Background: an optimization exercise with open tools, aiming at small area, a short achievable clock period and few clock cycles. Do not read the settings as production practice.
Only simulation tests tie the RTL to the original design; equivalence was not proved.
Not every run is shown, and edits may drop behaviour that the tests do not exercise.

==> run_1/closeup.png <==
Window x 55 to 95, y 205 to 245 µm. Cells in grey, sequential cells in the stronger grey; small squares are vias.
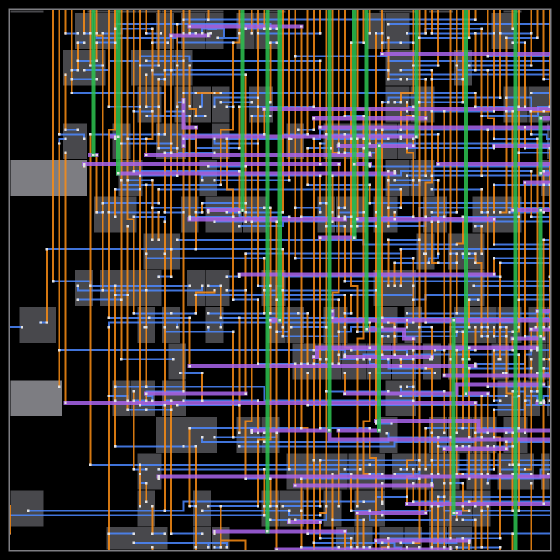
==> run_1/route_heat.png <==
Drawn at 1 px/µm. The die is cut into 30 by 30 equal tiles; dark blue is low, red is high, scaled to the fullest tile. Values are wire area over tile area, all layers added.
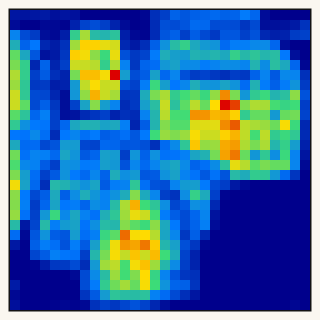
==> run_1/m4.png <==
Drawn at 1.5 px/µm. Supply wires on this layer in grey. Cells faint in the background.
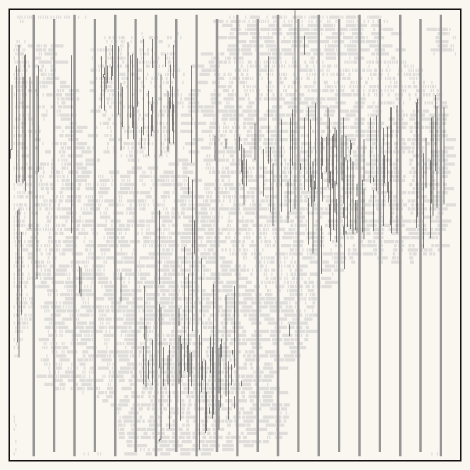
==> run_1/placed.png <==
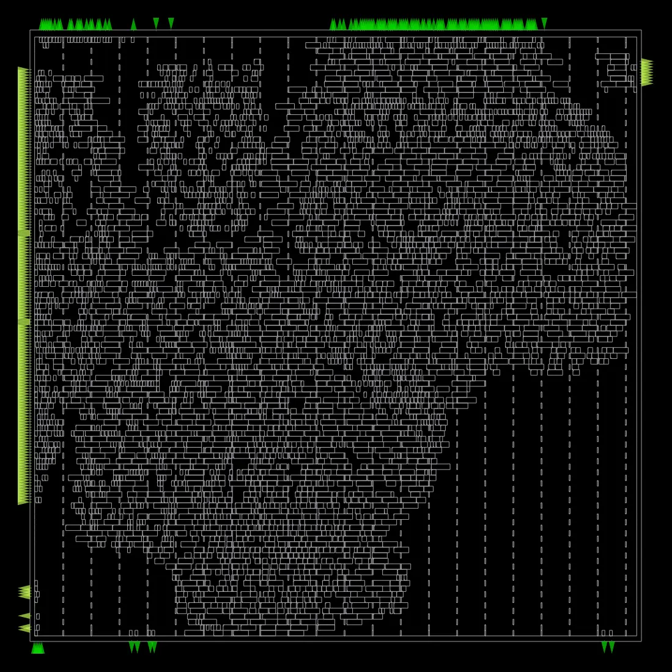
--- flow/design.v: outline only ---
// module softmax: 3010 lines
// module sm_fa: 4 lines
// module sm_ha: 4 lines
module softmax #(parameter
	ARITH_TYPE = 1,
	DATA_WIDTH = 32,
	INTEGER = 10,
	FRACTION = 22,
    E=8,
    M=23 )
    (
input  wire                  clk,
input  wire                  reset,
input  wire                  softmax_enable,
input  wire [DATA_WIDTH-1:0] in1,
input  wire [DATA_WIDTH-1:0] in2,
input  wire [DATA_WIDTH-1:0] in3,
input  wire [DATA_WIDTH-1:0] in4,
input  wire [DATA_WIDTH-1:0] max_input,
output wire [DATA_WIDTH-1:0] softmax_out_1,
output wire [DATA_WIDTH-1:0] softmax_out_2,
output wire [DATA_WIDTH-1:0] softmax_out_3,
output wire [DATA_WIDTH-1:0] softmax_out_4,
output reg                   softmax_output_ready
    );
  // ...
==> flow/flow/run.sh <==
#!/bin/bash
# Layout flow: the standard ORFS flow (standard.sh, unchanged) with two
# settings passed on to make:
#  - BUFFER_PORTS_ARGS: every input and output port still gets its buffer, a
#    buf_1 (the smallest buffer) instead of the cell buffer_ports picks.
# make's full output goes to flow_make.log; ORFS keeps each step's log under
# orfs/logs.
set -euo pipefail
MARGIN=$(cat flow/margin.txt)
bash standard.sh "SETUP_SLACK_MARGIN=$MARGIN" \
  "BUFFER_PORTS_ARGS=-buffer_cell sky130_fd_sc_hd__buf_1" finish > flow_make.log 2>&1
==> flow/flow/margin.txt <==
9
==> flow/standard.sh <==
#!/bin/bash
# synth_recipe.tcl (not shown) runs the flow's synth.tcl, then flattens the netlist and writes it again
# the make line also repeats each setting of config.mk as NAME=value (left out here)
make -C /OpenROAD-flow-scripts/flow DESIGN_CONFIG=/design/flow/config.mk WORK_HOME=/design/flow/orfs CLKGATE_MAP_FILE= SYNTH_SCRIPT=/design/flow/synth_recipe.tcl "${@:-finish}"
==> flow/config.mk <==
export PLATFORM = sky130hd
export DESIGN_NAME = softmax
export DESIGN_NICKNAME = softmax
export VERILOG_FILES = /design/flow/design.v
export SDC_FILE = /design/flow/constraint.sdc
export NUM_CORES = 4
export LEC_CHECK = 0
export ABC_AREA = 1
export CAP_MARGIN = 20
export CORE_MARGIN = 2
export CORE_UTILIZATION = 40
export PLACE_DENSITY = 0.6
export SLEW_MARGIN = 20
export SYNTH_HIERARCHICAL = 1
export SYNTH_MINIMUM_KEEP_SIZE = 0
==> flow/constraint.sdc <==
create_clock -name core_clock -period 15.0 [get_ports {clk}]
set_input_delay 3.0000 -clock core_clock [delete_from_list [all_inputs] [get_ports {clk}]]
set_output_delay 3.0000 -clock core_clock [all_outputs]
set_load 0.01 [all_outputs]
==> flow_metrics.py, run 1 <==
metrics = {
    "sta": {
        "finalMaxSlewViolations": 0,
        "rsz0062_at_grt": "true",
        "min_period_ns": 5.89,
        "tns_ns": 0,
        "worst_slew_pin_slew_ns": 1.01,
        "fin_worst_skew_ns": 0.0177,
        "maxSlewHeadroom_pct": 32.1,
    },
    "worst_setup_path": {
        "critPathLaunchType": "flop",
        "setup.worst_path.end_class": "flop",
        "crit_top_cell": "fa_2",
        "crit_type": "reg2reg",
        "cp.required_ns": 15.46,
        "worstPathCellList": "clkinvlp_4 -> o22ai_4 -> xor2_2 -> fa_2 -> fa_2 -> fa_2 -> fa_2 -> fa_1 -> ha_1 -> nand2_1 -> o21bai_4 -> a21oi_2 -> nor3b_2 -> nand2_2 -> fa_1 -> ha_4 -> a21oi_4 -> nor2_1 -> nor2_2 -> o21ai_1 -> a21oi_1 -> o21ai_2 -> xnor2_1 -> inv_1",
        "cp_slowest_cell": "fa_2",
    },
    "synthesis": {
        "synth_seq_area_share_pct": 15.4,
        "synth_edf_count": 0,
        "ys_types": 60,
        "ys_dominant_reg_cell": "dfxtp_1",
        "yosys_warnings": 7,
        "synth.area.top_cells": "fa_1 29%, dfxtp_1 15%, xor2_1 10%, ha_1 9.4%, o22ai_1 7.2%",
        "synthArstFlopShare_pct": 1.87,
        "synth_top_cell_by_area": "fa_1",
    },
    "clock_tree": {
        "clkTransAtPathRegs_ns": 0.06,
        "clock-sinks": 268,
        "clock_latency_ns": 0.58,
        "cts_tree": "yes",
    },
    "final_layout": {
        "area_delta_synth_final_pct": 12.6,
        "layout_common_cells": "571 x nand2_1, 503 x fa_1, 462 x inv_1",
        "final_nets": 5237,
        "fill_cells": 8589,
        "final_common_cell": "nand2_1",
    },
    "route": {
        "drtAntennaViolNets": 0,
        "drc_errors": 0,
        "wl_per_cell_um": 20.9,
        "num_vias": 30800,
        "viasPerCell": 5.62,
        "drtPass1Iterations": 7,
    },
    "global_routing": {
        "grt_max_degree": 61,
        "grt_usage_pct": 24.9,
        "grt_pass1_vias": 30800,
        "gr-usage-met3_pct": 3.86,
        "busiest_layer": "met2",
    },
    "floorplanning": {
        "die-area_mm2": 0.0900,
        "die_w_um": 300,
    },
    "min_path": {
        "hold_depth": 0,
        "hold_class": "reg2reg",
    },
    "outcome": {
        "outcome": "timing/DRC/antenna clean",
    },
    "placement": {
        "place_congestion": 0.970,
        "dp_hpwl_mm": 86.0,
    },
}
Testbench counts for the RTL of run 1, summed over its fixed seeds: cycles 16,808.
## Picture notes: closeup.png
M4: drawn in green. M3: drawn in purple. M2: drawn in orange. M1: drawn in blue.
Most frequent: nand2_1 (22), o21ai_0 (20), nor2_1 (17). 120 logic cells have their middle in the window. Sequential cells in the window: 2.

## Picture notes: route_heat.png
The mean over all tiles is 0.22. The emptiest ninth of the die: south-east. 21% of the tiles are nearly empty. 18% of the tiles are over half the peak.

## Picture notes: m4.png
147 nets have wire on it. The layer carries 6840 µm of wire. The layer holds 6.0% of the routed length. The longest straight run is 135 µm. The wires run mostly vertical.

## Picture notes: placed.png
core box area: 0.0868 mm²
Tap Cells: 1155
fin cells: 5476
row cnt: 108

## run 1: stage by stage
stage	area [µm²]	hold WS (ns)	setup slack, ns
2_1_floorplan	35300	0.310	9.09
3_3_place_gp	36900	0.310	8.49
3_5_place_dp	36900	0.312	8.50
4_1_cts	38600	0.327	9.03
5_1_grt	39500	0.334	8.87
6_report	39500	0.326	9.11
## run 1: synth_stat cells, types with 18 or more instances
| cell | n |
|---|---|
| nand2_1 | 577 |
| fa_1 | 516 |
| inv_1 | 494 |
| o22ai_1 | 403 |
| xor2_1 | 402 |
| dfxtp_1 | 263 |
| ha_1 | 262 |
| nor2_1 | 208 |
| a21oi_1 | 204 |
| clkbuf_1 | 177 |
| o21ai_0 | 109 |
| nand3_1 | 70 |
| buf_1 | 41 |
| buf_4 | 37 |
| a22o_1 | 29 |
| nor3_1 | 25 |
| xnor2_1 | 24 |
| a31oi_1 | 23 |
| nand4_1 | 18 |
## run 1: cell families (layout without fill, tap and decap cells)
group	Yosys count	in the layout	share of synthesized area, %
buf+inv	780	962	8.79
flops	268	268	15.4
other cells	2	74	0.0214
simple gates	936	936	10.9
compound gates	874	874	15.3
xor+xnor	429	429	10.8
fa+ha+maj	778	778	38.8
## run 1: per-layer routing
layer | wire length [µm] | up-vias
li1 | - | 13800
met3 | 9970 | 379
met1 | 44900 | 14900
met2 | 52500 | 1715
met5 | 0 | -
met4 | 6840 | 0
## run 1: critical path, delay by kind of cell, from the launching register on
family | cells | cell delay (ns)
XOR/XNOR | 2 | 0.29
adder cells (fa/ha/maj) | 8 | 3.38
flip-flops | 1 | 0.37
AO/OA/AOI/OAI | 7 | 0.91
AND/OR/NAND/NOR | 5 | 0.61
buffers and inverters | 2 | 0.19
## run 1: cell type report
| type | instances | area [µm²] | area share, % |
|---|---|---|---|
| Clock inverter | 16 | 191 | 0.485 |
| Tap cell | 1155 | 1450 | 3.66 |
| Timing Repair Buffer | 389 | 2080 | 5.27 |
| Timing Repair inverter | 5 | 32.5 | 0.0825 |
| Clock buffer | 38 | 830 | 2.10 |
| Sequential cell | 268 | 5490 | 13.9 |
| Multi-Input combinational cell | 3089 | 27300 | 69.2 |
| Antenna cell | 2 | 5.00 | 0.0127 |
| Inverter | 514 | 2070 | 5.24 |
## run 1: timing repair
action	CTS	global route
cloned	1	4
setup buffers	53	42
pin swaps	4	29
setup endpoints to repair	71	62
hold endpoints to repair	0	0
resized for setup	68	144
--- run 2: outline of the changes from run 1 ---
flow/design.v: 3018 -> 2809 lines; modules unchanged: 2
  softmax: edited, 3010 -> 2801 lines
==> run_2/route_heat.png <==
Drawn at 1 px/µm. The die is cut into 30 by 30 equal tiles; dark blue is low, red is high, scaled to the fullest tile. Values are wire area over tile area, all layers added.
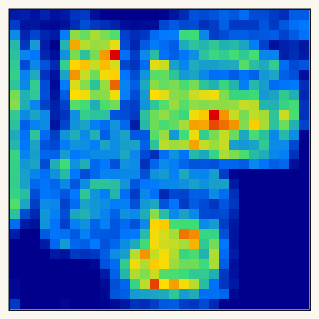
The mean over all tiles is 0.21. The emptiest ninth of the die: south-east. 18% of the tiles are over half the peak. The densest ninth of the die: south. The fullest tile reaches 0.76. 19% of the tiles are nearly empty.

==> run_2/closeup.png <==
Window x 55 to 95, y 205 to 245 µm. Cells in grey, sequential cells in the stronger grey; small squares are vias.
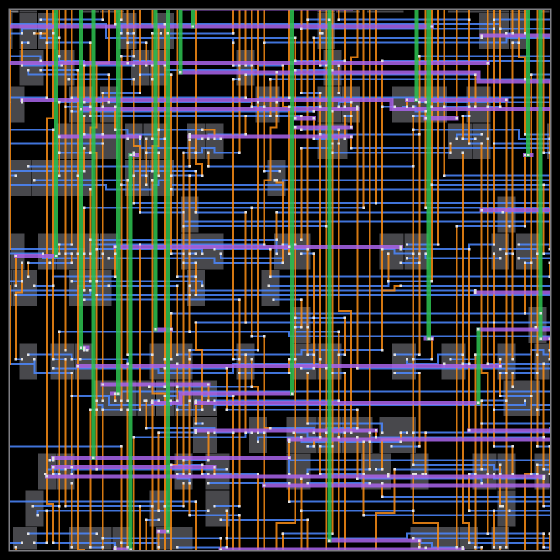
M4: drawn in green. M1: drawn in blue. M3: drawn in purple. M2: drawn in orange.
93 logic cells have their middle in the window. Sequential cells in the window: 0. Most frequent: nor2_1 (20), inv_1 (14), nand2_1 (13).

==> flow_metrics.py, run 2 <==
metrics = {
    "placement": {
        "place_congestion": 0.931,
        "placed_cell_area_mm2": 0.0368,
        "portBuffers": 250,
        "place_ws_ns": 8.50,
        "dp_hpwl_mm": 83.5,
    },
    "final_layout": {
        "final_common_cell": "nand2_1",
        "multiInputGateArea_mm2": 0.0279,
        "regArea_mm2": 0.00470,
        "stdcell_area_mm2": 0.0393,
        "area_delta_synth_final_pct": 12.5,
        "final_nets": 5351,
        "fill_cells": 8611,
    },
    "worst_setup_path": {
        "crit_top_cell": "nand2_1",
        "critPathLaunchType": "flop",
        "crit_type": "reg2reg",
        "cp_slowest_cell": "fa_1",
    },
    "floorplanning": {
        "die-area_mm2": 0.0897,
        "rows": 108,
        "die_w_um": 299,
        "core_mm2": 0.0866,
    },
    "synthesis": {
        "yosys_warnings": 7,
        "syn_area_mm2": 0.0349,
        "synth_seq_area_share_pct": 13.2,
        "ys_dominant_reg_cell": "dfxtp_1",
        "synth_edf_count": 0,
        "synth_top_cell_by_area": "fa_1",
        "synth.area.top_cells": "fa_1 30%, dfxtp_1 13%, xor2_1 11%, ha_1 8.9%, o22ai_1 7.1%",
        "ys_top_cells_by_count": "650 x nand2_1, 517 x fa_1, 470 x inv_1, 429 x xor2_1, 394 x o22ai_1",
        "synth_most_common_cell": "nand2_1",
    },
    "min_path": {
        "hold_depth": 0,
        "hold_class": "reg2reg",
    },
    "sta": {
        "fin_ws_ns": 9.17,
        "fin_worst_skew_ns": 0.0419,
        "rsz0062_at_grt": "true",
        "min_period_ns": 5.83,
        "tns_ns": 0,
    },
    "clock_tree": {
        "clock-sinks": 229,
        "holdBufCountCts": 0,
        "clock_latency_ns": 0.58,
        "clkTransAtPathRegs_ns": 0.06,
    },
    "route": {
        "num_vias": 31000,
        "drtPass1Iterations": 6,
        "drtAntennaViolNets": 0,
        "viasPerCell": 5.54,
        "drc_errors": 0,
    },
    "global_routing": {
        "grt_pass1_vias": 31500,
        "grt_max_degree": 61,
        "grt_usage_pct": 24.5,
    },
    "outcome": {
        "outcome": "timing/DRC/antenna clean",
    },
}
Testbench counts for the RTL of run 2, summed over its fixed seeds: cycles 16,808.
==> run_2/m4.png <==
Drawn at 1.5 px/µm. Supply wires on this layer in grey. Cells faint in the background.
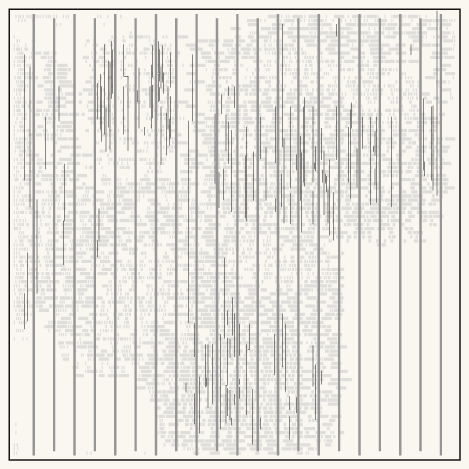
The layer carries 4320 µm of wire. The layer holds 3.8% of the routed length.

run 2: cell count changes in the layout (fill, tap and decap cells not counted), moves of 19 or more:
| cell | before | now |
|---|---|---|
| inv_1 | 462 | 436 |
| nor2_1 | 200 | 232 |
| dfxtp_1 | 215 | 195 |
| nand2_1 | 571 | 642 |
| xor2_1 | 395 | 425 |
| a21oi_1 | 187 | 206 |
| dfxtp_2 | 32 | 9 |
run 2: logic make-up (layout without fill, tap and decap cells):
logic type	Yosys count	in the layout	share of synthesized area, %
simple gates	1051	1051	12.2
compound gates	906	906	15.9
other cells	2	69	0.0215
xor+xnor	453	453	11.5
fa+ha+maj	766	766	38.6
buf+inv	761	966	8.63
flops	229	229	13.2
run 2: worst max-delay path, delay by kind of cell (launching register included):
kind | cells | cell delay, ns
simple gates | 9 | 0.91
compound gates | 5 | 0.58
fa+ha+maj | 7 | 2.89
flops | 1 | 0.38
xor+xnor | 2 | 0.36
buf+inv | 3 | 0.56
run 2: per-layer routing:
| layer | global-route usage (%) | up-vias | wire length (µm) |
|---|---|---|---|
| li1 | - | 14200 | - |
| met1 | 32.0 | 14900 | 45700 |
| met4 | 8.06 | 0 | 4320 |
| met2 | 41.1 | 1603 | 52800 |
| met5 | 0 | - | 0 |
| met3 | 3.98 | 293 | 9940 |
run 2: what timing repair did:
action | CTS | global route
setup buffers | 54 | 58
endpoints found under the setup margin | 41 | 35
pin swaps | 2 | 27
resized for setup | 68 | 152
gates cloned | 5 | 6
hold endpoints to repair | 0 | 0
run 2: area by class of cell:
cell class	instances	share of cell area, %
diodes	1	0.00637
clock buffers	29	1.71
clock inverters	16	0.526
inverters	506	5.34
multi-input cells	3244	71.1
flip-flops and latches	229	12.0
well taps	1155	3.68
repair buffers	404	5.57
repair inverters	11	0.140
run 2: through the flow:
step / hold WS [ns] / std cells
6_report: 0.326 / 5595
3_5_place_dp: 0.312 / 5426
4_1_cts: 0.325 / 5530
5_1_grt: 0.335 / 5594
2_1_floorplan: 0.310 / 4234
3_3_place_gp: 0.310 / 5426
## Run 3: large edit since run 2, in outline
flow/design.v: 2809 -> 2811 lines; modules unchanged: 2
  softmax: edited, 2801 -> 2803 lines
==> run_3/route_heat.png <==
Drawn at 1 px/µm. The die is cut into 30 by 30 equal tiles; dark blue is low, red is high, scaled to the fullest tile. Values are wire area over tile area, all layers added.
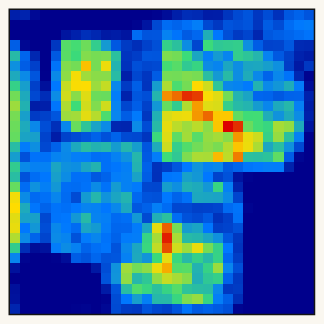
17% of the tiles are over half the peak. The emptiest ninth of the die: south-east. The mean over all tiles is 0.21.

==> run_3/m4.png <==
Drawn at 1.5 px/µm. Supply wires on this layer in grey. Cells faint in the background.
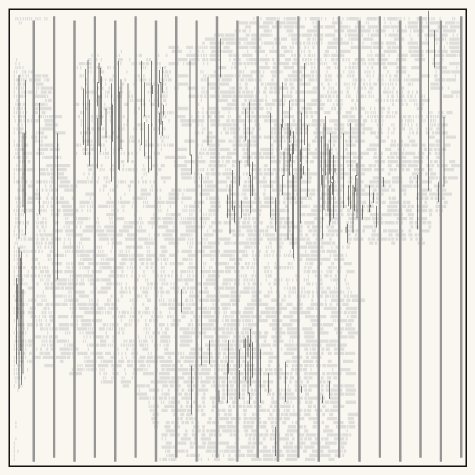
The longest straight run is 127 µm. The wires run mostly vertical. The layer carries 4350 µm of wire.

==> flow_metrics.py, run 3 <==
metrics = {
    "synthesis": {
        "syn_area_mm2": 0.0359,
        "synthSimpleGateAreaFrac_pct": 11.5,
        "synth-compound-area-share_pct": 15.7,
        "synthArstFlopShare_pct": 1.87,
        "synthMuxAreaShare_pct": 0,
        "synth_fa_ha_area_share_pct": 37.5,
        "ys_types": 66,
        "synth_most_common_cell": "nand2_1",
        "synth_top_family_by_area": "adder cells",
    },
    "worst_setup_path": {
        "critPathLaunchType": "flop",
        "cp.required_ns": 15.49,
        "worstPathCellList": "clkinvlp_4 -> o22ai_1 -> xor2_1 -> fa_1 -> fa_1 -> fa_1 -> fa_1 -> fa_1 -> fa_1 -> fa_1 -> ha_2 -> a21oi_1 -> inv_1 -> a31oi_1 -> o21ai_0 -> inv_1 -> nand2_1 -> nand2_1 -> nand2_1 -> nand2_1 -> nand2_1",
        "setup.worst_path.end_class": "flop",
        "crit_top_cell": "fa_1",
        "cp_slowest_cell": "fa_1",
    },
    "route": {
        "drc_errors": 0,
        "wl_per_cell_um": 20.4,
    },
    "min_path": {
        "hold_depth": 0,
        "hold_class": "reg2reg",
    },
    "final_layout": {
        "multiInputGateArea_mm2": 0.0280,
        "final_common_cell": "nand2_1",
        "area_delta_synth_final_pct": 11.5,
        "layout_common_cells": "640 x nand2_1, 503 x fa_1, 461 x inv_1",
    },
    "placement": {
        "dp.cells": 5518,
        "place_ws_ns": 8.37,
        "dp_hpwl_mm": 84.7,
        "place_congestion": 0.946,
    },
    "clock_tree": {
        "clkTransAtPathRegs_ns": 0.06,
        "clock-sinks": 268,
        "clock_latency_ns": 0.60,
        "cts_tree": "yes",
    },
    "outcome": {
        "outcome": "timing/DRC/antenna clean",
    },
    "sta": {
        "worst_slew_pin_slew_ns": 1.04,
        "finalMaxSlewViolations": 0,
        "maxSlewHeadroom_pct": 30.3,
        "fin_ws_ns": 9.20,
        "tns_ns": 0,
        "fin_worst_skew_ns": 0.0143,
    },
    "global_routing": {
        "grt_max_degree": 61,
        "grt_usage_pct": 24.2,
        "grt_pass1_vias": 32300,
    },
    "floorplanning": {
        "rows": 109,
        "die-area_mm2": 0.0922,
    },
}
Testbench counts for the RTL of run 3, summed over its fixed seeds: cycles 16,808.
==> run_3/closeup.png <==
Window x 56 to 96, y 208 to 248 µm. Cells in grey, sequential cells in the stronger grey; small squares are vias.
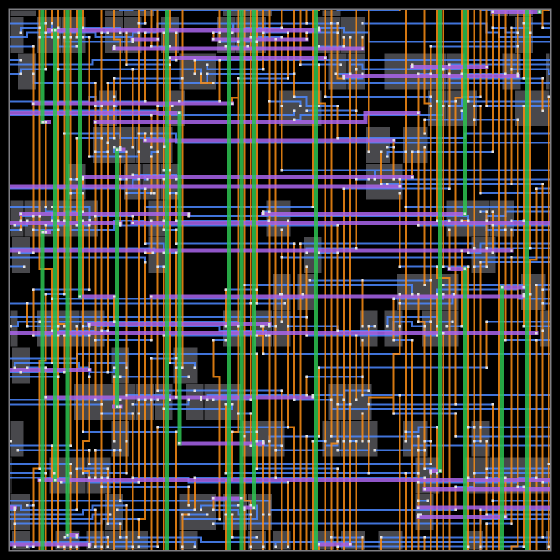
M3: drawn in purple. M1: drawn in blue. M4: drawn in green. M2: drawn in orange.
Sequential cells in the window: 0. 97 logic cells have their middle in the window. Most frequent: nor2_1 (23), nand2_1 (18), inv_1 (12).

==> run 3: changes by cell type after synthesis, moves of 11 or more <==
| cell | delta |
|---|---|
| xor2_1 | +11 |
| clkbuf_1 | -38 |
| a21oi_1 | -20 |
| inv_1 | +24 |
| o21ai_0 | +20 |
| clkinv_1 | +23 |
| buf_1 | +24 |
| dfxtp_1 | +39 |
==> run 3: cells by family after synthesis <==
family | Yosys count
AO/OA/AOI/OAI | 915
XOR/XNOR | 471
adder cells (fa/ha/maj) | 766
buffers and inverters | 790
flip-flops | 268
other | 2
AND/OR/NAND/NOR | 1034
==> run 3: worst max-delay path, delay by kind of cell (launching register included) <==
family / cells / cell delay, ns
buffers and inverters: 3 / 0.36
adder cells (fa/ha/maj): 8 / 3.58
XOR/XNOR: 1 / 0.21
AND/OR/NAND/NOR: 5 / 0.32
flip-flops: 1 / 0.42
AO/OA/AOI/OAI: 4 / 0.79
==> run 3: cell type report <==
class	instances	share of cell area, %
multi-input cells	3254	69.8
flip-flops and latches	268	13.6
inverters	552	5.77
repair buffers	349	4.36
well taps	1165	3.64
clock buffers	40	2.20
clock inverters	15	0.425
repair inverters	12	0.175
diodes	1	0.00625
==> run 3: layer usage <==
metal,share of wire [%],up-vias
met1,40,15300
met2,47,1608
met5,0.010,-
li1,-,14300
met4,3.8,2
met3,9.0,277
==> run 3: what timing repair did <==
| action | CTS | global route |
|---|---|---|
| endpoints found under the setup margin | 29 | 38 |
| setup buffers | 44 | 26 |
| gates resized for setup | 74 | 123 |
| gates cloned | 3 | 9 |
| pin swaps | 0 | 20 |
| hold buffers | 0 | 0 |
==> run 3: metrics by stage <==
stage	utilization (%)	area, µm²	hold WS [ns]
CTS	44.4	39300	0.346
global placement	42.6	37700	0.331
floorplan	-	36200	0.329
finish	45.2	40000	0.345
detailed placement	42.6	37700	0.333
global route	45.2	40000	0.356
--- run 4: outline of the changes from run 3 ---
flow/design.v: 2811 -> 3236 lines; modules unchanged: 2
  softmax: edited, 2803 -> 3228 lines
==> run_4/route_heat.png <==
Drawn at 1 px/µm. The die is cut into 29 by 29 equal tiles; dark blue is low, red is high, scaled to the fullest tile. Values are wire area over tile area, all layers added.
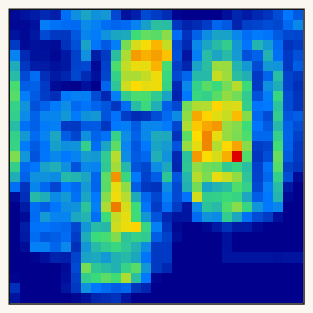
17% of the tiles are nearly empty. The mean over all tiles is 0.21. 15% of the tiles are over half the peak. The emptiest ninth of the die: south-east. The fullest tile reaches 0.79.

==> run_4/closeup.png <==
Window x 53 to 93, y 200 to 240 µm. Cells in grey, sequential cells in the stronger grey; small squares are vias.
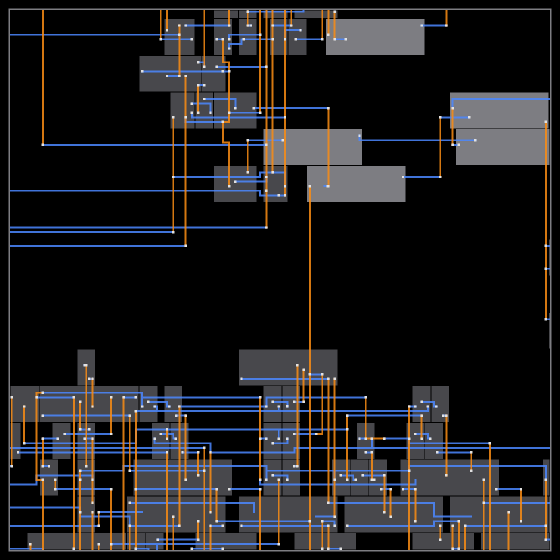
M2: drawn in orange. M1: drawn in blue.
Sequential cells in the window: 5. Most frequent: nand2_1 (14), inv_1 (14), fa_1 (8). 49 logic cells have their middle in the window.

==> flow_metrics.py, run 4 <==
metrics = {
    "synthesis": {
        "synth_most_common_cell": "nand2_1",
        "yosys_warnings": 7,
        "ys_dominant_reg_cell": "dfxtp_1",
        "synthArstFlopShare_pct": 2.15,
        "synth_edf_count": 0,
        "synth_top_cell_by_area": "fa_1",
        "ys_top_cells_by_count": "558 x nand2_1, 501 x fa_1, 461 x inv_1, 418 x xor2_1, 405 x o22ai_1",
        "synth_seq_area_share_pct": 14.0,
    },
    "sta": {
        "worst_slew_pin_slew_ns": 1.03,
        "maxSlewHeadroom_pct": 31.3,
        "rsz0062_at_grt": "true",
        "tns_ns": 0,
        "fin_worst_skew_ns": 0.0265,
    },
    "floorplanning": {
        "core_mm2": 0.0833,
        "die_w_um": 293,
        "die-area_mm2": 0.0860,
        "rows": 106,
    },
    "worst_setup_path": {
        "setup.worst_path.end_class": "flop",
        "crit_type": "reg2reg",
        "critPathLaunchType": "flop",
    },
    "clock_tree": {
        "clock_latency_ns": 0.58,
        "holdBufCountCts": 0,
        "cts_tree": "yes",
        "clock-sinks": 233,
    },
    "route": {
        "drtAntennaViolNets": 0,
        "wl_per_cell_um": 20.5,
        "drc_errors": 0,
        "viasPerCell": 5.53,
        "num_vias": 28800,
    },
    "min_path": {
        "hold_class": "reg2reg",
        "hold_depth": 0,
    },
    "final_layout": {
        "final_common_cell": "nand2_1",
        "multiInputGateArea_mm2": 0.0262,
        "final_nets": 5043,
        "regArea_mm2": 0.00475,
        "diodes": 0,
        "area_delta_synth_final_pct": 12.4,
    },
    "outcome": {
        "outcome": "timing/DRC/antenna clean",
    },
    "global_routing": {
        "grt_max_degree": 44,
    },
    "placement": {
        "portBuffers": 250,
        "place_congestion": 0.909,
    },
}
Testbench counts for the RTL of run 4, summed over its fixed seeds: cycles 16,808.
==> run_4/m4.png <==
Drawn at 1.5 px/µm. Supply wires on this layer in grey. Cells faint in the background.
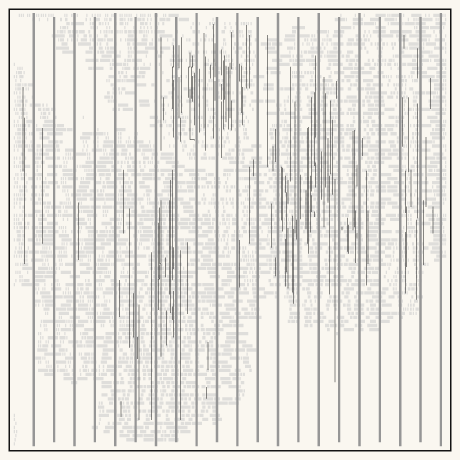
The wires run mostly vertical. The longest straight run is 135 µm.

run 4: cell types whose count changed after synthesis, sizes merged, moves of 14 or more:
cell / change
o21ai: -44
a21oi: -14
fa: -16
nand2: -81
clkinv: -40
clkbuf: +30
nor2: -54
xor2: -27
inv: -29
dfxtp: -35
run 4: critical path: stages, from the launching register on:
cell	delay, ns
dfxtp_4	0.38
clkinvlp_4	0.20
buf_4	0.20
o22ai_1	0.15
xor2_1	0.20
fa_1	0.46
fa_1	0.40
fa_1	0.54
fa_2	0.47
fa_1	0.40
fa_1	0.46
fa_1	0.50
ha_2	0.30
a21oi_1	0.18
o21ai_0	0.16
a21oi_1	0.22
nor2_1	0.08
a211oi_2	0.17
nand2_1	0.08
nand2_1	0.06
nand2_1	0.04
run 4: final cells by class:
class / count / area share [%]
Clock buffer: 35 / 2.12
Clock inverter: 17 / 0.732
Inverter: 483 / 5.23
Multi-Input combinational cell: 2945 / 69.5
Sequential cell: 233 / 12.6
Tap cell: 1080 / 3.59
Timing Repair Buffer: 410 / 5.92
Timing Repair inverter: 16 / 0.239
run 4: routing by layer:
| layer | GRT usage [%] | wire (µm) | vias up |
|---|---|---|---|
| met4 | 10.3 | 5170 | 0 |
| met1 | 30.3 | 43000 | 14000 |
| li1 | - | - | 13200 |
| met3 | 3.22 | 8150 | 277 |
| met2 | 40.9 | 50500 | 1382 |
| met5 | 0 | 0 | - |
run 4: cell families (layout without fill, tap and decap cells):
group           Yosys count  after routing  synth area share, %
other cells               2             37               0.0224
buf+inv                 752            961                 8.93
compound gates          831            831                 15.3
flops                   233            233                 14.0
xor+xnor                433            433                 11.3
simple gates            881            881                 10.6
fa+ha+maj               763            763                 39.8
run 4: timing repair:
| item | CTS | global route |
|---|---|---|
| setup endpoints to repair | 41 | 36 |
| gates cloned | 5 | 11 |
| pin swaps | 0 | 16 |
| gates resized for setup | 31 | 126 |
| buffers inserted | 16 | 82 |
run 4: metrics by stage:
stage / utilization (%) / hold slack, ns / cells / setup WS [ns]
3_5_place_dp: 42.3 / 0.313 / 5053 / 8.20
3_3_place_gp: 42.3 / 0.310 / 5053 / 8.27
6_report: 45.2 / 0.326 / 5219 / 9.23
5_1_grt: 45.2 / 0.331 / 5219 / 8.95
2_1_floorplan: - / 0.310 / 3930 / 9.26
4_1_cts: 43.8 / 0.327 / 5126 / 8.97
==> run 5: changes to the inputs <==
==> flow/flow/margin.txt (replaced) <==
9.5
==> run_5/route_heat.png <==
Drawn at 1 px/µm. The die is cut into 29 by 29 equal tiles; dark blue is low, red is high, scaled to the fullest tile. Values are wire area over tile area, all layers added.
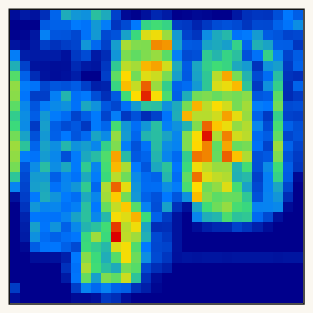
16% of the tiles are nearly empty. The mean over all tiles is 0.22. The emptiest ninth of the die: south-east. The fullest tile reaches 0.77. 21% of the tiles are over half the peak.

==> run_5/placed.png <==
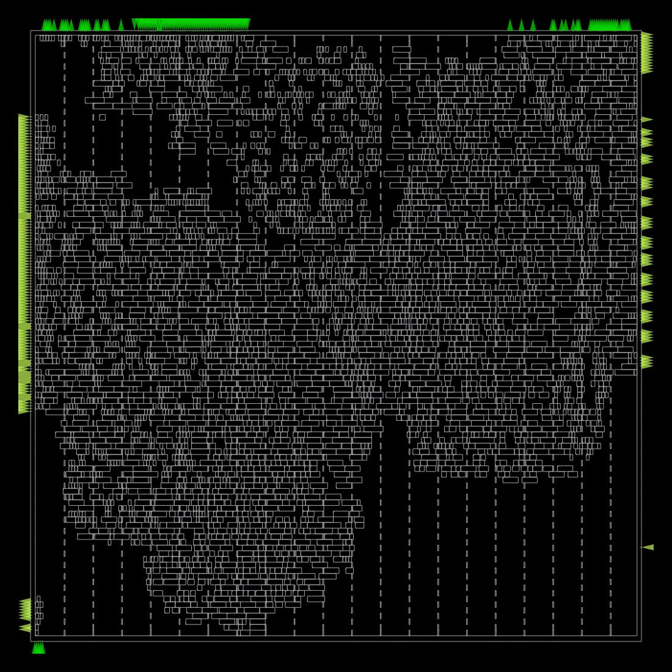
fin cells: 5299
row cnt: 106
Seq cells: 233
Tap Cells: 1080
Seq/total area: 12.2%

==> flow_metrics.py, run 5 <==
metrics = {
    "final_layout": {
        "final_nets": 5123,
        "area_delta_synth_final_pct": 17.3,
        "diodes": 0,
        "layout_common_cells": "531 x nand2_1, 466 x fa_1, 419 x inv_1",
        "final_common_cell": "nand2_1",
    },
    "placement": {
        "placed_cell_area_mm2": 0.0352,
        "place_congestion": 0.911,
        "portBuffers": 250,
        "dp_hpwl_mm": 77.4,
    },
    "worst_setup_path": {
        "worst-path-buf-inv": 3,
        "setup.worst_path.end_class": "flop",
        "crit_cells": 24,
        "crit_family": "adder cells",
        "cp_slowest_cell": "fa_1",
        "crit_top_cell": "fa_2",
        "critPathLaunchType": "flop",
        "crit_type": "reg2reg",
    },
    "sta": {
        "whs_ns": 0.324,
        "tns_ns": 0,
        "finalMaxSlewViolations": 0,
        "min_period_ns": 5.70,
        "fin_worst_skew_ns": 0.0204,
    },
    "global_routing": {
        "grt_usage_pct": 24.8,
        "grt_max_degree": 40,
    },
    "synthesis": {
        "ys_types": 66,
        "synth.area.top_cells": "fa_1 30%, dfxtp_1 14%, xor2_1 11%, ha_1 9.8%, o22ai_1 7.6%",
        "synth_most_common_cell": "nand2_1",
        "synth_edf_count": 0,
        "ys_top_cells_by_count": "558 x nand2_1, 501 x fa_1, 461 x inv_1, 418 x xor2_1, 405 x o22ai_1",
        "ys_dominant_reg_cell": "dfxtp_1",
        "synth_top_cell_by_area": "fa_1",
        "yosys_warnings": 7,
        "synth_seq_area_share_pct": 14.0,
    },
    "route": {
        "wl_met1_mm": 43.1,
        "viasPerCell": 5.62,
        "drtPass1Iterations": 5,
        "wl_met2_mm": 52.0,
        "wl_met3_mm": 9.09,
        "num_vias": 29800,
    },
    "floorplanning": {
        "die_w_um": 293,
        "core_mm2": 0.0833,
    },
    "clock_tree": {
        "cts_tree": "yes",
        "clock-sinks": 233,
        "clkTransAtPathRegs_ns": 0.06,
        "holdBufCountCts": 0,
    },
    "outcome": {
        "outcome": "timing/DRC/antenna clean",
    },
    "min_path": {
        "hold_depth": 0,
    },
}
==> run_5/closeup.png <==
Window x 53 to 93, y 200 to 240 µm. Cells in grey, sequential cells in the stronger grey; small squares are vias.
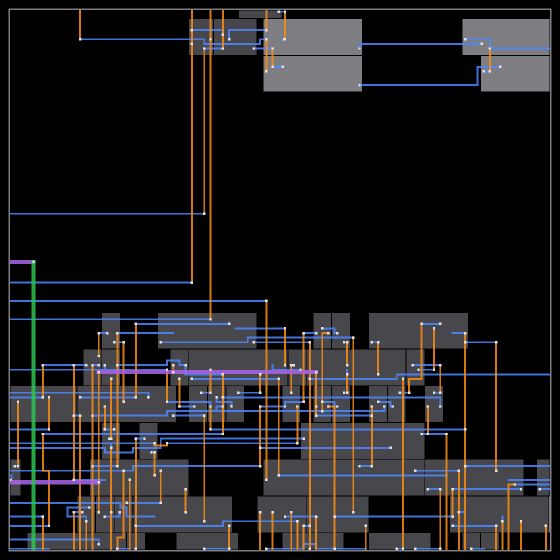
M2: drawn in orange. M4: drawn in green. M1: drawn in blue. M3: drawn in purple.
Sequential cells in the window: 4. Most frequent: inv_1 (13), nand2_1 (10), fa_1 (10). 43 logic cells have their middle in the window.

[run 5: kinds of logic after synthesis]
logic type,synth area share (%)
AND/OR/NAND/NOR,10.6
AO/OA/AOI/OAI,15.3
adder cells (fa/ha/maj),39.8
buffers and inverters,8.93
XOR/XNOR,11.3
flip-flops,14.0
other,0.0224
[run 5: layout make-up]
class / count / area (µm²)
multi-input combinational: 2945 / 26900
clock buffer: 37 / 806
clock inverter: 15 / 216
timing repair inverter: 16 / 113
timing repair buffer: 490 / 3070
fill: 8013 / 44000
tap: 1080 / 1350
inverter: 483 / 2000
sequential: 233 / 4800
[run 5: per-layer routing]
metal,vias to the layer above,track usage (%)
met5,-,0
met4,0,12.4
met3,338,3.90
met2,1582,41.7
met1,14400,31.0
li1,13400,-
[run 5: worst register-to-register path, cell delays in order, from the launching register on]
cell and delay, ns:
dfxtp_4 0.38, clkinvlp_4 0.19, buf_6 0.20, o22ai_1 0.19, xor2_1 0.12, fa_1 0.61
fa_2 0.46, fa_2 0.55, fa_1 0.41, ha_1 0.28, nand2_1 0.08, o21bai_1 0.11
a21oi_1 0.09, nor3b_2 0.25, nand2_4 0.09, fa_2 0.55, ha_4 0.22, a21oi_4 0.13
nor2_1 0.06, nor2_2 0.12, o21ai_4 0.10, nand2_2 0.07, nand2_2 0.05, buf_4 0.13
xor2_2 0.14
[run 5: through the flow]
step	setup WS, ns	instances
after detailed placement	8.16	5056
after floorplan	9.50	3930
final	9.30	5299
after global routing	9.12	5299
after CTS	9.34	5240
after global placement	8.23	5056
[run 5: repair_timing]
item,4_1_cts,5_1_grt
pin swaps,46,57
cloned,17,5
resized for setup,242,144
endpoints found under the setup margin,49,44
endpoints found under the hold margin,0,0
setup buffers,115,54
==> run 6: changes to the inputs <==
==> flow/flow/margin.txt (replaced) <==
9
--- a/flow/config.mk
+++ b/flow/config.mk
@@ -6,5 +6,4 @@
 export NUM_CORES = 4
 export LEC_CHECK = 0
-export ABC_AREA = 1
 export CAP_MARGIN = 20
 export CORE_MARGIN = 2
==> run_6/placed.png <==
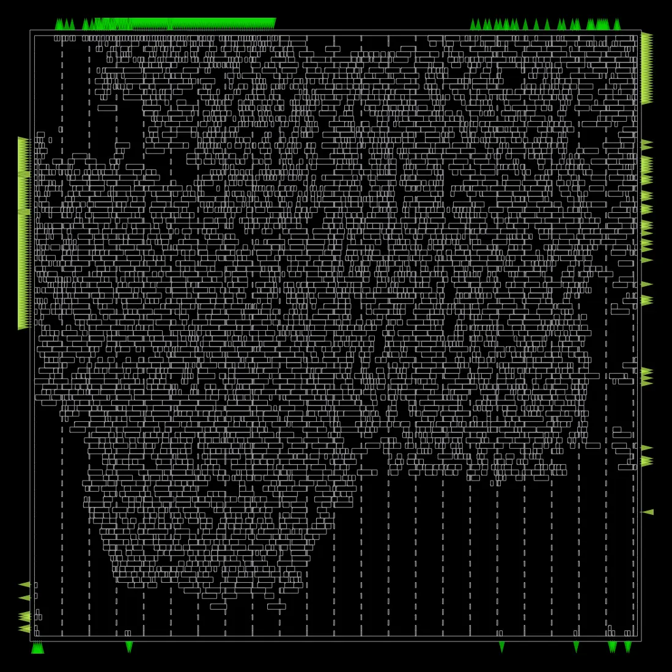
Tap Cells: 1254
row cnt: 112

==> run_6/closeup.png <==
Window x 58 to 98, y 213 to 253 µm. Cells in grey, sequential cells in the stronger grey; small squares are vias.
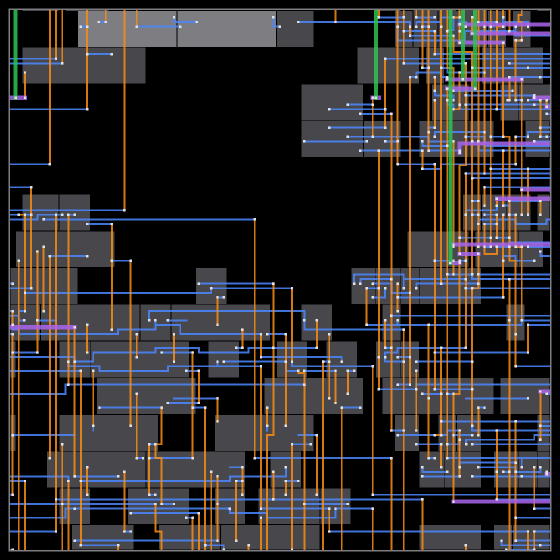
M1: drawn in blue. M4: drawn in green. M3: drawn in purple. M2: drawn in orange.
Sequential cells in the window: 2. 81 logic cells have their middle in the window. Most frequent: and2_1 (13), ha_1 (13), fa_1 (11).

==> flow_metrics.py, run 6 <==
metrics = {
    "synthesis": {
        "synth_most_common_cell": "fa_1",
        "ys_dominant_reg_cell": "dfxtp_1",
        "synth-compound-area-share_pct": 24.3,
        "synth-xor-area-share_pct": 5.84,
        "synth_top_cell_by_area": "fa_1",
        "yosys_warnings": 7,
    },
    "route": {
        "wl_per_cell_um": 21.4,
        "drc_errors": 0,
        "viasPerCell": 5.99,
        "drtAntennaViolNets": 0,
        "drtPass1Iterations": 9,
    },
    "clock_tree": {
        "clkTransAtPathRegs_ns": 0.07,
        "clock_latency_ns": 0.58,
        "clock-sinks": 233,
    },
    "floorplanning": {
        "die-area_mm2": 0.0962,
        "core_mm2": 0.0932,
    },
    "worst_setup_path": {
        "crit_type": "reg2reg",
        "max_stage_delay_ns": 0.54,
        "critPathLaunchType": "flop",
        "setup.worst_path.end_class": "flop",
        "cp_slowest_cell": "fa_2",
        "cp.required_ns": 15.51,
        "worstPathCellList": "buf_12 -> a22oi_1 -> xnor2_1 -> fa_2 -> fa_2 -> fa_1 -> fa_1 -> ha_1 -> and3_4 -> and4_4 -> or3_4 -> or3_4 -> fa_2 -> ha_4 -> a2111oi_4 -> nand2_1 -> or4_4 -> a221oi_4 -> or2_4 -> o2111ai_4 -> a41oi_2 -> xnor2_1",
        "crit_top_cell": "fa_2",
    },
    "final_layout": {
        "diodes": 0,
        "area_delta_synth_final_pct": 14.7,
        "final_nets": 5295,
        "final_common_cell": "fa_1",
        "fill_cells": 8958,
    },
    "min_path": {
        "hold_depth": 0,
        "hold_class": "reg2reg",
    },
    "sta": {
        "finalMaxSlewViolations": 0,
        "worst_slew_pin_slew_ns": 1.08,
        "rsz0062_at_grt": "true",
        "fin_worst_skew_ns": 0.0205,
        "min_period_ns": 6.77,
    },
    "outcome": {
        "outcome": "timing/DRC/antenna clean",
    },
    "placement": {
        "place_congestion": 0.915,
    },
}
==> run_6/route_heat.png <==
Drawn at 1 px/µm. The die is cut into 31 by 31 equal tiles; dark blue is low, red is high, scaled to the fullest tile. Values are wire area over tile area, all layers added.
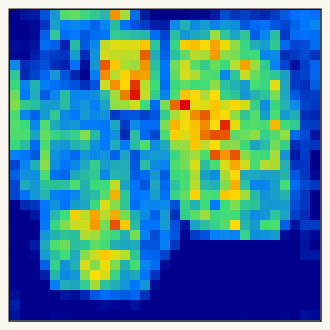
The emptiest ninth of the die: south-east. 21% of the tiles are nearly empty. The fullest tile reaches 0.66. The mean over all tiles is 0.21. 24% of the tiles are over half the peak.

-- run 6: cells by family after synthesis --
group	count (synthesis)
xor+xnor	250
mux	8
flops	233
compound gates	1355
buf+inv	623
simple gates	1000
fa+ha+maj	845
other cells	2
-- run 6: what timing repair did --
action | CTS | global route
buffers inserted | 57 | 46
cloned | 17 | 12
resized for setup | 285 | 147
pin swaps | 37 | 49
hold buffers | 0 | 0
setup endpoints to repair | 52 | 36
-- run 6: metal layers --
metal  vias to the layer above  wire length [µm]  global-route usage (%)
li1                      15400                 -                       -
met1                     16700             50500                    32.7
met2                      1528             57500                    40.3
met3                       210              9180                    2.83
met4                         0              3650                    6.64
met5                         -                 0                       0
-- run 6: cell type report --
| cell class | count | area, µm² | area share, % |
|---|---|---|---|
| multi-input cells | 3495 | 31200 | 72.6 |
| clock inverters | 14 | 176 | 0.410 |
| inverters | 133 | 541 | 1.26 |
| well taps | 1254 | 1570 | 3.65 |
| flip-flops and latches | 233 | 4920 | 11.4 |
| repair inverters | 3 | 20.0 | 0.0465 |
| repair buffers | 477 | 3840 | 8.92 |
| clock buffers | 34 | 742 | 1.72 |
-- run 6: per-stage QoR --
| stage | setup WS (ns) | std cells | hold WS (ns) | util [%] | instance area, µm² |
|---|---|---|---|---|---|
| 6_report | 8.23 | 5643 | 0.326 | 46.2 | 43000 |
| 5_1_grt | 7.95 | 5643 | 0.332 | 46.2 | 43000 |
| 4_1_cts | 8.21 | 5585 | 0.327 | 44.8 | 41800 |
| 3_5_place_dp | 7.18 | 5463 | 0.312 | 41.8 | 39000 |
| 3_3_place_gp | 7.20 | 5463 | 0.310 | 41.8 | 39000 |
| 2_1_floorplan | 8.49 | 4351 | 0.310 | - | 37800 |
-- run 6: worst max-delay path, delay by kind of cell (launching register included) --
family / cells / cell delay (ns)
fa+ha+maj: 7 / 2.84
simple gates: 7 / 1.89
compound gates: 5 / 1.14
flops: 1 / 0.35
xor+xnor: 2 / 0.30
buf+inv: 1 / 0.15
==> run 7: changes to the inputs <==
==> flow/flow/margin.txt (replaced) <==
8.5
--- a/flow/config.mk
+++ b/flow/config.mk
@@ -6,4 +6,5 @@
 export NUM_CORES = 4
 export LEC_CHECK = 0
+export ABC_AREA = 1
 export CAP_MARGIN = 20
 export CORE_MARGIN = 2
==> run_7/ff_map.png <==
Drawn at 2 px/µm. Other sequential cells in the stronger grey, the rest of the logic in the fainter grey.
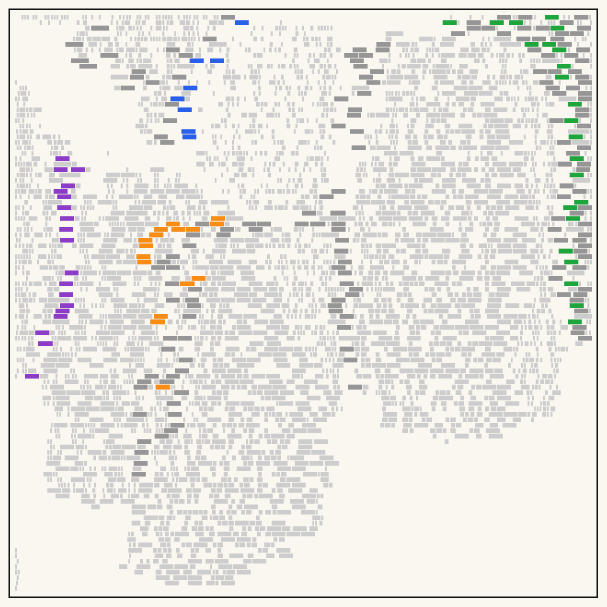
s1_r: drawn in purple, placed flops 19. s2_si: drawn in blue, placed flops 8. o3: drawn in green, placed flops 23. s2_sq: drawn in orange, placed flops 16, where west.
Another 167 sequential cells are not coloured.

==> run_7/closeup.png <==
Window x 53 to 93, y 200 to 240 µm. Cells in grey, sequential cells in the stronger grey; small squares are vias.
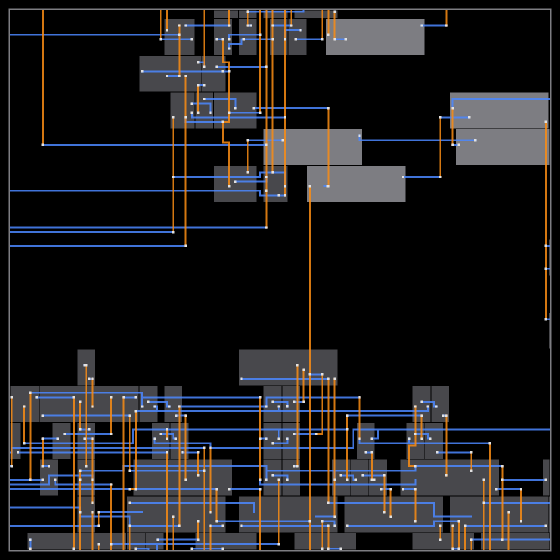
M2: drawn in orange. M1: drawn in blue.
Most frequent: nand2_1 (14), inv_1 (14), fa_1 (8). 49 logic cells have their middle in the window. Sequential cells in the window: 5.

==> flow_metrics.py, run 7 <==
metrics = {
    "worst_setup_path": {
        "rr_worst_depth": 25,
        "setup.worst_path.end_class": "flop",
        "crit_type": "reg2reg",
        "critPathLaunchType": "flop",
        "cp.required_ns": 15.46,
    },
    "sta": {
        "rsz0062_at_grt": "false",
        "fmaxAchievable_mhz": 161,
        "fin_worst_skew_ns": 0.0290,
        "worst_slew_pin_slew_ns": 1.16,
        "maxSlewHeadroom_pct": 22.8,
        "finalMaxSlewViolations": 0,
        "tns_ns": 0,
    },
    "global_routing": {
        "grt_pass1_vias": 28900,
        "grt_first_pass_wirelength_mm": 162,
        "grt_usage_pct": 23.7,
        "grt_max_degree": 44,
    },
    "synthesis": {
        "synth_top_cell_by_area": "fa_1",
        "synth_edf_count": 0,
        "ys_top_cells_by_count": "558 x nand2_1, 501 x fa_1, 461 x inv_1, 418 x xor2_1, 405 x o22ai_1",
        "synth.area.top_cells": "fa_1 30%, dfxtp_1 14%, xor2_1 11%, ha_1 9.8%, o22ai_1 7.6%",
        "synth_most_common_cell": "nand2_1",
        "synthArstFlopShare_pct": 2.15,
        "synth_seq_area_share_pct": 14.0,
        "yosys_warnings": 7,
    },
    "route": {
        "drc_errors": 0,
        "num_vias": 28200,
        "viasPerCell": 5.50,
        "drtAntennaViolNets": 0,
        "wl_per_cell_um": 20.2,
        "drtPass1Iterations": 6,
    },
    "final_layout": {
        "area_delta_synth_final_pct": 8.86,
        "final_nets": 4942,
        "layout_common_cells": "557 x nand2_1, 501 x fa_1, 456 x inv_1",
        "final_common_cell": "nand2_1",
        "fin_cells": 5118,
        "diodes": 0,
    },
    "floorplanning": {
        "die-area_mm2": 0.0860,
        "core_mm2": 0.0833,
        "rows": 106,
        "die_w_um": 293,
    },
    "outcome": {
        "outcome": "timing/DRC/antenna clean",
    },
    "placement": {
        "place_congestion": 0.909,
        "dp.cells": 5053,
        "dp_hpwl_mm": 77.5,
        "portBuffers": 250,
        "place_ws_ns": 8.20,
    },
    "clock_tree": {
        "clkTransAtPathRegs_ns": 0.07,
        "max-clock-path-buffers": 3,
        "cts_tree": "yes",
        "clock-sinks": 233,
        "holdBufCountCts": 0,
    },
    "min_path": {
        "hold_class": "reg2reg",
        "hold_depth": 0,
    },
    "job": {
        "maxCapViolCount": 0,
    },
}
==> run_7/placed.png <==
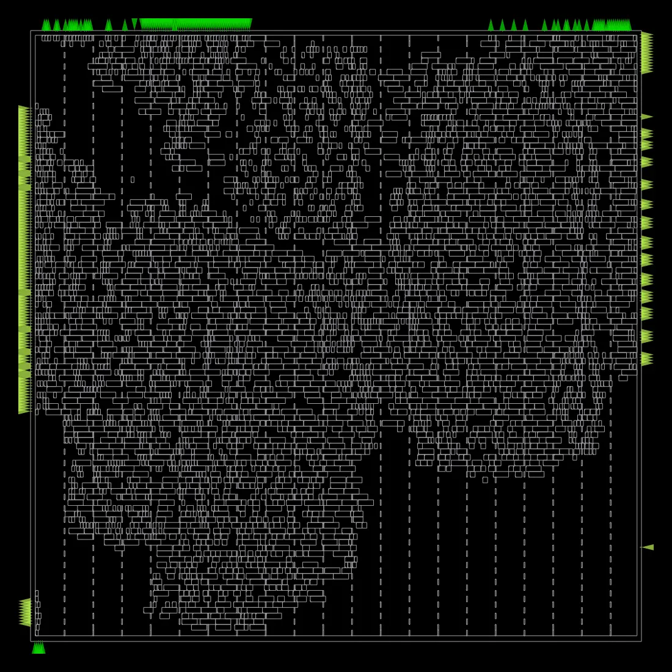
post-route core utilization: 43.8%
fillers: 8369

run 7: cell count changes after synthesis, moves of 82 or more:
cell | before | now
nand2_1 | 344 | 558
and2_1 | 176 | 1
maj3_1 | 82 | 0
nor2b_1 | 99 | 0
a22oi_1 | 250 | 1
xor2_1 | 50 | 418
o22ai_1 | 136 | 405
inv_1 | 128 | 461
xnor2_1 | 200 | 15
clkbuf_1 | 377 | 150
o21ai_0 | 269 | 93
a21oi_1 | 271 | 177
run 7: through the flow:
stage               hold slack, ns  cell area, µm²  util, %
floorplan                    0.310           33600        -
CTS                          0.327           36300     43.6
finish                       0.326           36400     43.8
detailed placement           0.313           35200     42.3
global placement             0.310           35200     42.3
global route                 0.331           36400     43.8
run 7: layout make-up:
type	instances	area, µm²
Clock inverter	17	275
Fill cell	8369	46800
Timing Repair inverter	2	10.0
Inverter	483	1860
Tap cell	1080	1350
Sequential cell	233	4700
Timing Repair Buffer	323	1490
Multi-Input combinational cell	2945	26000
Clock buffer	35	798
run 7: repair_timing:
| item | CTS | global route |
|---|---|---|
| resized for setup | 3 | 19 |
| setup endpoints to repair | 7 | 18 |
| buffers inserted | 0 | 11 |
| cloned | 0 | 2 |
run 7: cells by family (layout without fill, tap and decap cells):
kind of cell	Yosys count	after routing	share of synthesized area (%)
xor gates and xnor gates	433	433	11.3
buffers and inverters	752	860	8.93
other	2	37	0.0224
adders and majority gates	763	763	39.8
AOI/OAI and AO/OA	831	831	15.3
DFF	233	233	14.0
and+or+nand+nor	881	881	10.6
run 7: per-layer routing:
metal	vias up	GRT usage (%)	wire, µm
met4	0	9.38	4250
met5	-	0	0
li1	13000	-	-
met3	222	3.28	7390
met1	13700	30.2	42500
met2	1265	40.4	49200
run 7: worst max-delay path, stage by stage (launching register included):
cell     delay, ns
dfxtp_1       0.31
inv_1         0.66
o22ai_1       0.24
xor2_1        0.21
ha_1          0.31
fa_1          0.54
fa_1          0.43
fa_1          0.48
ha_1          0.33
nand4_1       0.21
a21oi_1       0.24
nor2_1        0.08
nand2_1       0.14
nand2_1       0.09
nand2_2       0.11
fa_1          0.42
ha_1          0.33
a21oi_1       0.22
nor2_1        0.07
nor2_1        0.17
o21ai_4       0.12
nand2_2       0.08
nand2_2       0.05
nand2_1       0.05
nand2_1       0.05
xor2_1        0.15
==> run 8: changes to the inputs <==
==> flow/flow/margin.txt (replaced) <==
9
--- a/flow/config.mk
+++ b/flow/config.mk
@@ -9,6 +9,6 @@
 export CAP_MARGIN = 20
 export CORE_MARGIN = 2
-export CORE_UTILIZATION = 40
-export PLACE_DENSITY = 0.6
+export CORE_UTILIZATION = 30
+export PLACE_DENSITY = 0.5
 export SLEW_MARGIN = 20
 export SYNTH_HIERARCHICAL = 1
==> run_8/placed.png <==
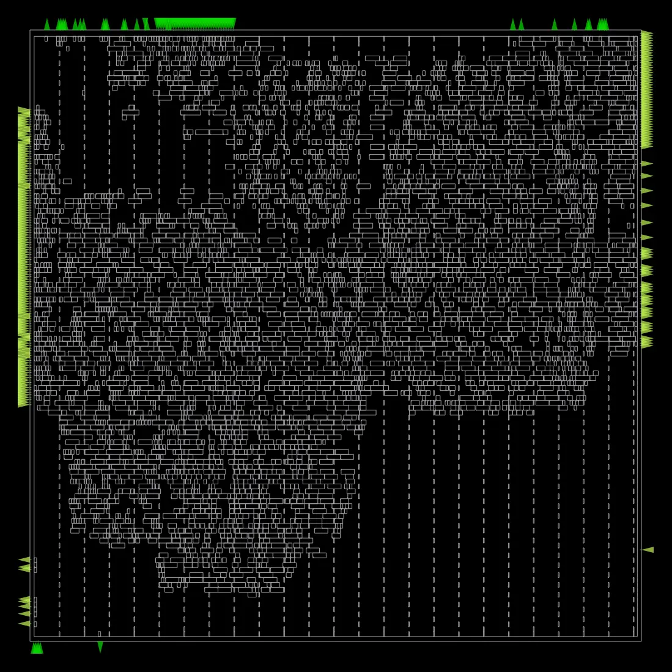
Seq/total area: 12.4%
post-route core utilization: 34.6%

==> run_8/ff_map.png <==
Drawn at 2 px/µm. Other sequential cells in the stronger grey, the rest of the logic in the fainter grey.
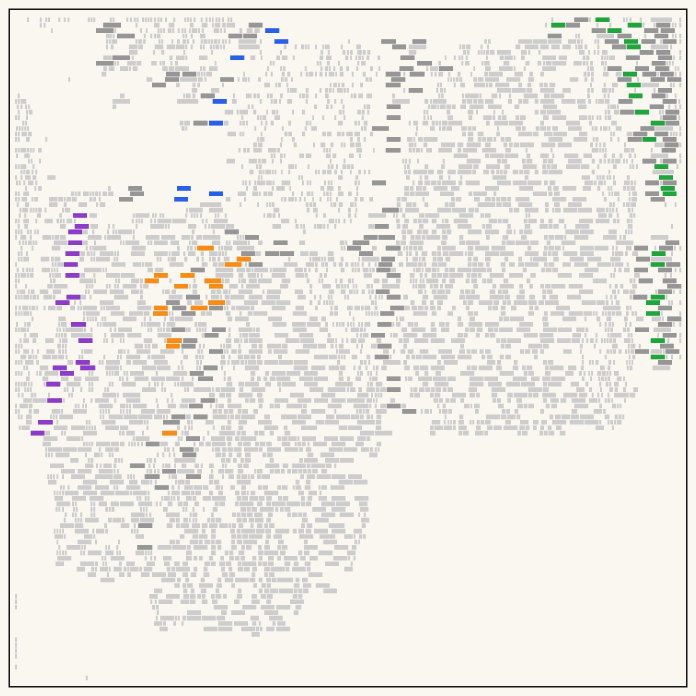
s2_si: drawn in blue, placed flops 8. s1_r: drawn in purple, placed flops 19, where west. s2_sq: drawn in orange, placed flops 16, where west. o3: drawn in green, placed flops 23, where north-east.

==> flow_metrics.py, run 8 <==
metrics = {
    "outcome": {
        "outcome": "timing/DRC/antenna clean",
    },
    "worst_setup_path": {
        "cp.required_ns": 15.45,
        "worst-path-buf-inv": 2,
        "critPathLaunchType": "flop",
        "crit_family": "adder cells",
        "rr_worst_depth": 26,
    },
    "placement": {
        "dp_hpwl_mm": 82.3,
        "place_congestion": 0.888,
    },
    "route": {
        "drtPass1Iterations": 5,
        "drc_errors": 0,
        "drtAntennaViolNets": 0,
        "num_vias": 28600,
    },
    "synthesis": {
        "syn_area_mm2": 0.0335,
        "ys_dominant_reg_cell": "dfxtp_1",
        "ys_types": 66,
        "synthArstFlopShare_pct": 2.15,
        "ys_top_cells_by_count": "558 x nand2_1, 501 x fa_1, 461 x inv_1, 418 x xor2_1, 405 x o22ai_1",
        "synth_seq_area_share_pct": 14.0,
        "synth.area.top_cells": "fa_1 30%, dfxtp_1 14%, xor2_1 11%, ha_1 9.8%, o22ai_1 7.6%",
    },
    "floorplanning": {
        "core_mm2": 0.111,
        "die-area_mm2": 0.114,
    },
    "job": {
        "maxCapViolCount": 0,
    },
    "sta": {
        "rsz0062_at_grt": "true",
        "maxSlewHeadroom_pct": 25.8,
        "finalMaxSlewViolations": 0,
    },
    "global_routing": {
        "grt_pass1_vias": 29300,
        "grt_usage_pct": 19.2,
    },
    "clock_tree": {
        "holdBufCountCts": 0,
    },
    "final_layout": {
        "area_delta_synth_final_pct": 14.5,
    },
}
==> run_8/closeup.png <==
Window x 65 to 105, y 234 to 274 µm. Cells in grey, sequential cells in the stronger grey; small squares are vias.
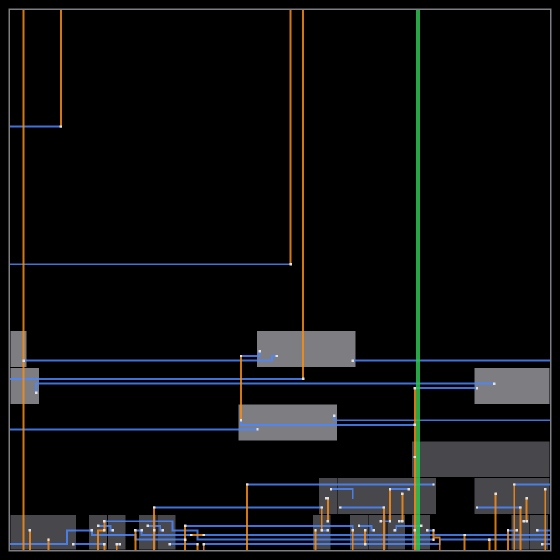
M2: drawn in orange. M1: drawn in blue. M4: drawn in green.
Sequential cells in the window: 3. 19 logic cells have their middle in the window. Most frequent: inv_1 (7), nand2_1 (5).

-- run 8: changes by cell type in the layout (fill, tap and decap cells not counted), sizes merged --
cell,delta
buf,+92
bufinv,+2
clkbuf,-2
clkinvlp,+36
inv,-22
clkinv,+1
-- run 8: logic make-up after synthesis --
group	Yosys count	share of synthesized area, %
AOI/OAI and AO/OA	831	15.3
xor gates and xnor gates	433	11.3
adders and majority gates	763	39.8
buffers and inverters	752	8.93
DFF	233	14.0
other	2	0.0224
and+or+nand+nor	881	10.6
-- run 8: per-stage QoR --
step | setup WS [ns] | cell area [µm²] | cells
after detailed placement | 8.10 | 35700 | 5466
after global routing | 8.96 | 38300 | 5633
after global placement | 8.18 | 35700 | 5466
after CTS | 8.95 | 37300 | 5554
final | 9.20 | 38300 | 5633
after floorplan | 9.26 | 33600 | 3930
-- run 8: worst reg2reg max path, cell delays in order, from the launching register on --
cell and delay (ns):
dfxtp_4 0.38, clkinvlp_4 0.13, buf_4 0.17, o22ai_1 0.18, xor2_1 0.23, fa_1 0.50, fa_2 0.41, fa_1 0.49
fa_1 0.51, ha_1 0.33, a21oi_1 0.16, o21ai_1 0.12, nor2_1 0.14, nand2_2 0.13, nand2_1 0.11, nand2_2 0.08
fa_1 0.53, ha_4 0.22, a21oi_2 0.17, nor2_1 0.06, nor2_2 0.15, o21ai_4 0.10, nand2_2 0.07, nand2_2 0.05
nand2_1 0.06, nand2_1 0.05, xor2_1 0.15
-- run 8: routing by layer --
metal	global-route usage, %	share of wire (%)
met1	25.3	43
met2	32.9	47
met3	2.27	6.6
met4	5.97	3.5
met5	0	0.017
-- run 8: final cells by class --
type	instances	area, µm²	area share (%)
Multi-Input combinational cell	2945	26300	68.6
Clock inverter	19	333	0.868
Inverter	483	1960	5.10
Sequential cell	233	4750	12.4
Timing Repair inverter	17	100	0.261
Clock buffer	33	761	1.98
Tap cell	1488	1860	4.86
Timing Repair Buffer	415	2260	5.89
-- run 8: repair_timing --
action	4_1_cts	5_1_grt
cloned	6	11
buffers inserted	30	68
pin swaps	0	19
gates resized for setup	53	123
endpoints found under the setup margin	42	40

[afterwards: timing with drivers on the ports]
No port has a modelled driver above. Below, the same layouts with a new extraction and two added sets of constraints.
Step 1 sets driving cells, clkbuf_16 on the clock port and buf_2 on the other inputs (assumed; they add their load-dependent delay and slew).
Step 2 moves the port delays by t, midway between the first and last clock arrival at a register: inputs arrive t later, outputs are due t later. That takes back most of the time a late clock gives input paths.
a / b / c = ideal ports / drivers / drivers and shift; a / b = the first two.
| run | t, ns | slack for setup (ns) | hold slack, ns | worst setup path at the end | worst register clock-pin slew, ns |
|---|---|---|---|---|---|
| run 1 | 0.628 | 9.114 / 9.114 / 9.114 | 0.326 / 0.326 / 0.326 | register to register | 0.06 / 0.06 |
| run 2 | 0.627 | 9.165 / 9.165 / 9.165 | 0.326 / 0.326 / 0.326 | register to register | 0.06 / 0.06 |
| run 3 | 0.663 | 9.197 / 9.197 / 9.161 | 0.345 / 0.345 / 0.345 | input to register | 0.07 / 0.07 |
| run 4 | 0.633 | 9.227 / 9.227 / 9.135 | 0.326 / 0.326 / 0.326 | input to register | 0.07 / 0.07 |
| run 5 | 0.632 | 9.304 / 9.304 / 9.059 | 0.324 / 0.324 / 0.324 | input to register | 0.07 / 0.07 |
| run 6 | 0.641 | 8.229 / 8.229 / 8.229 | 0.326 / 0.326 / 0.326 | register to register | 0.07 / 0.07 |
| run 7 | 0.631 | 8.800 / 8.800 / 8.800 | 0.326 / 0.326 / 0.326 | register to register | 0.07 / 0.07 |
| run 8 | 0.649 | 9.198 / 9.198 / 9.056 | 0.327 / 0.327 / 0.327 | input to register | 0.06 / 0.06 |
After both steps setup and hold are still met in every run listed. For run 5, which loses most, drivers alone change the setup slack by 0.000 ns; drivers and shift together by -0.245 ns.
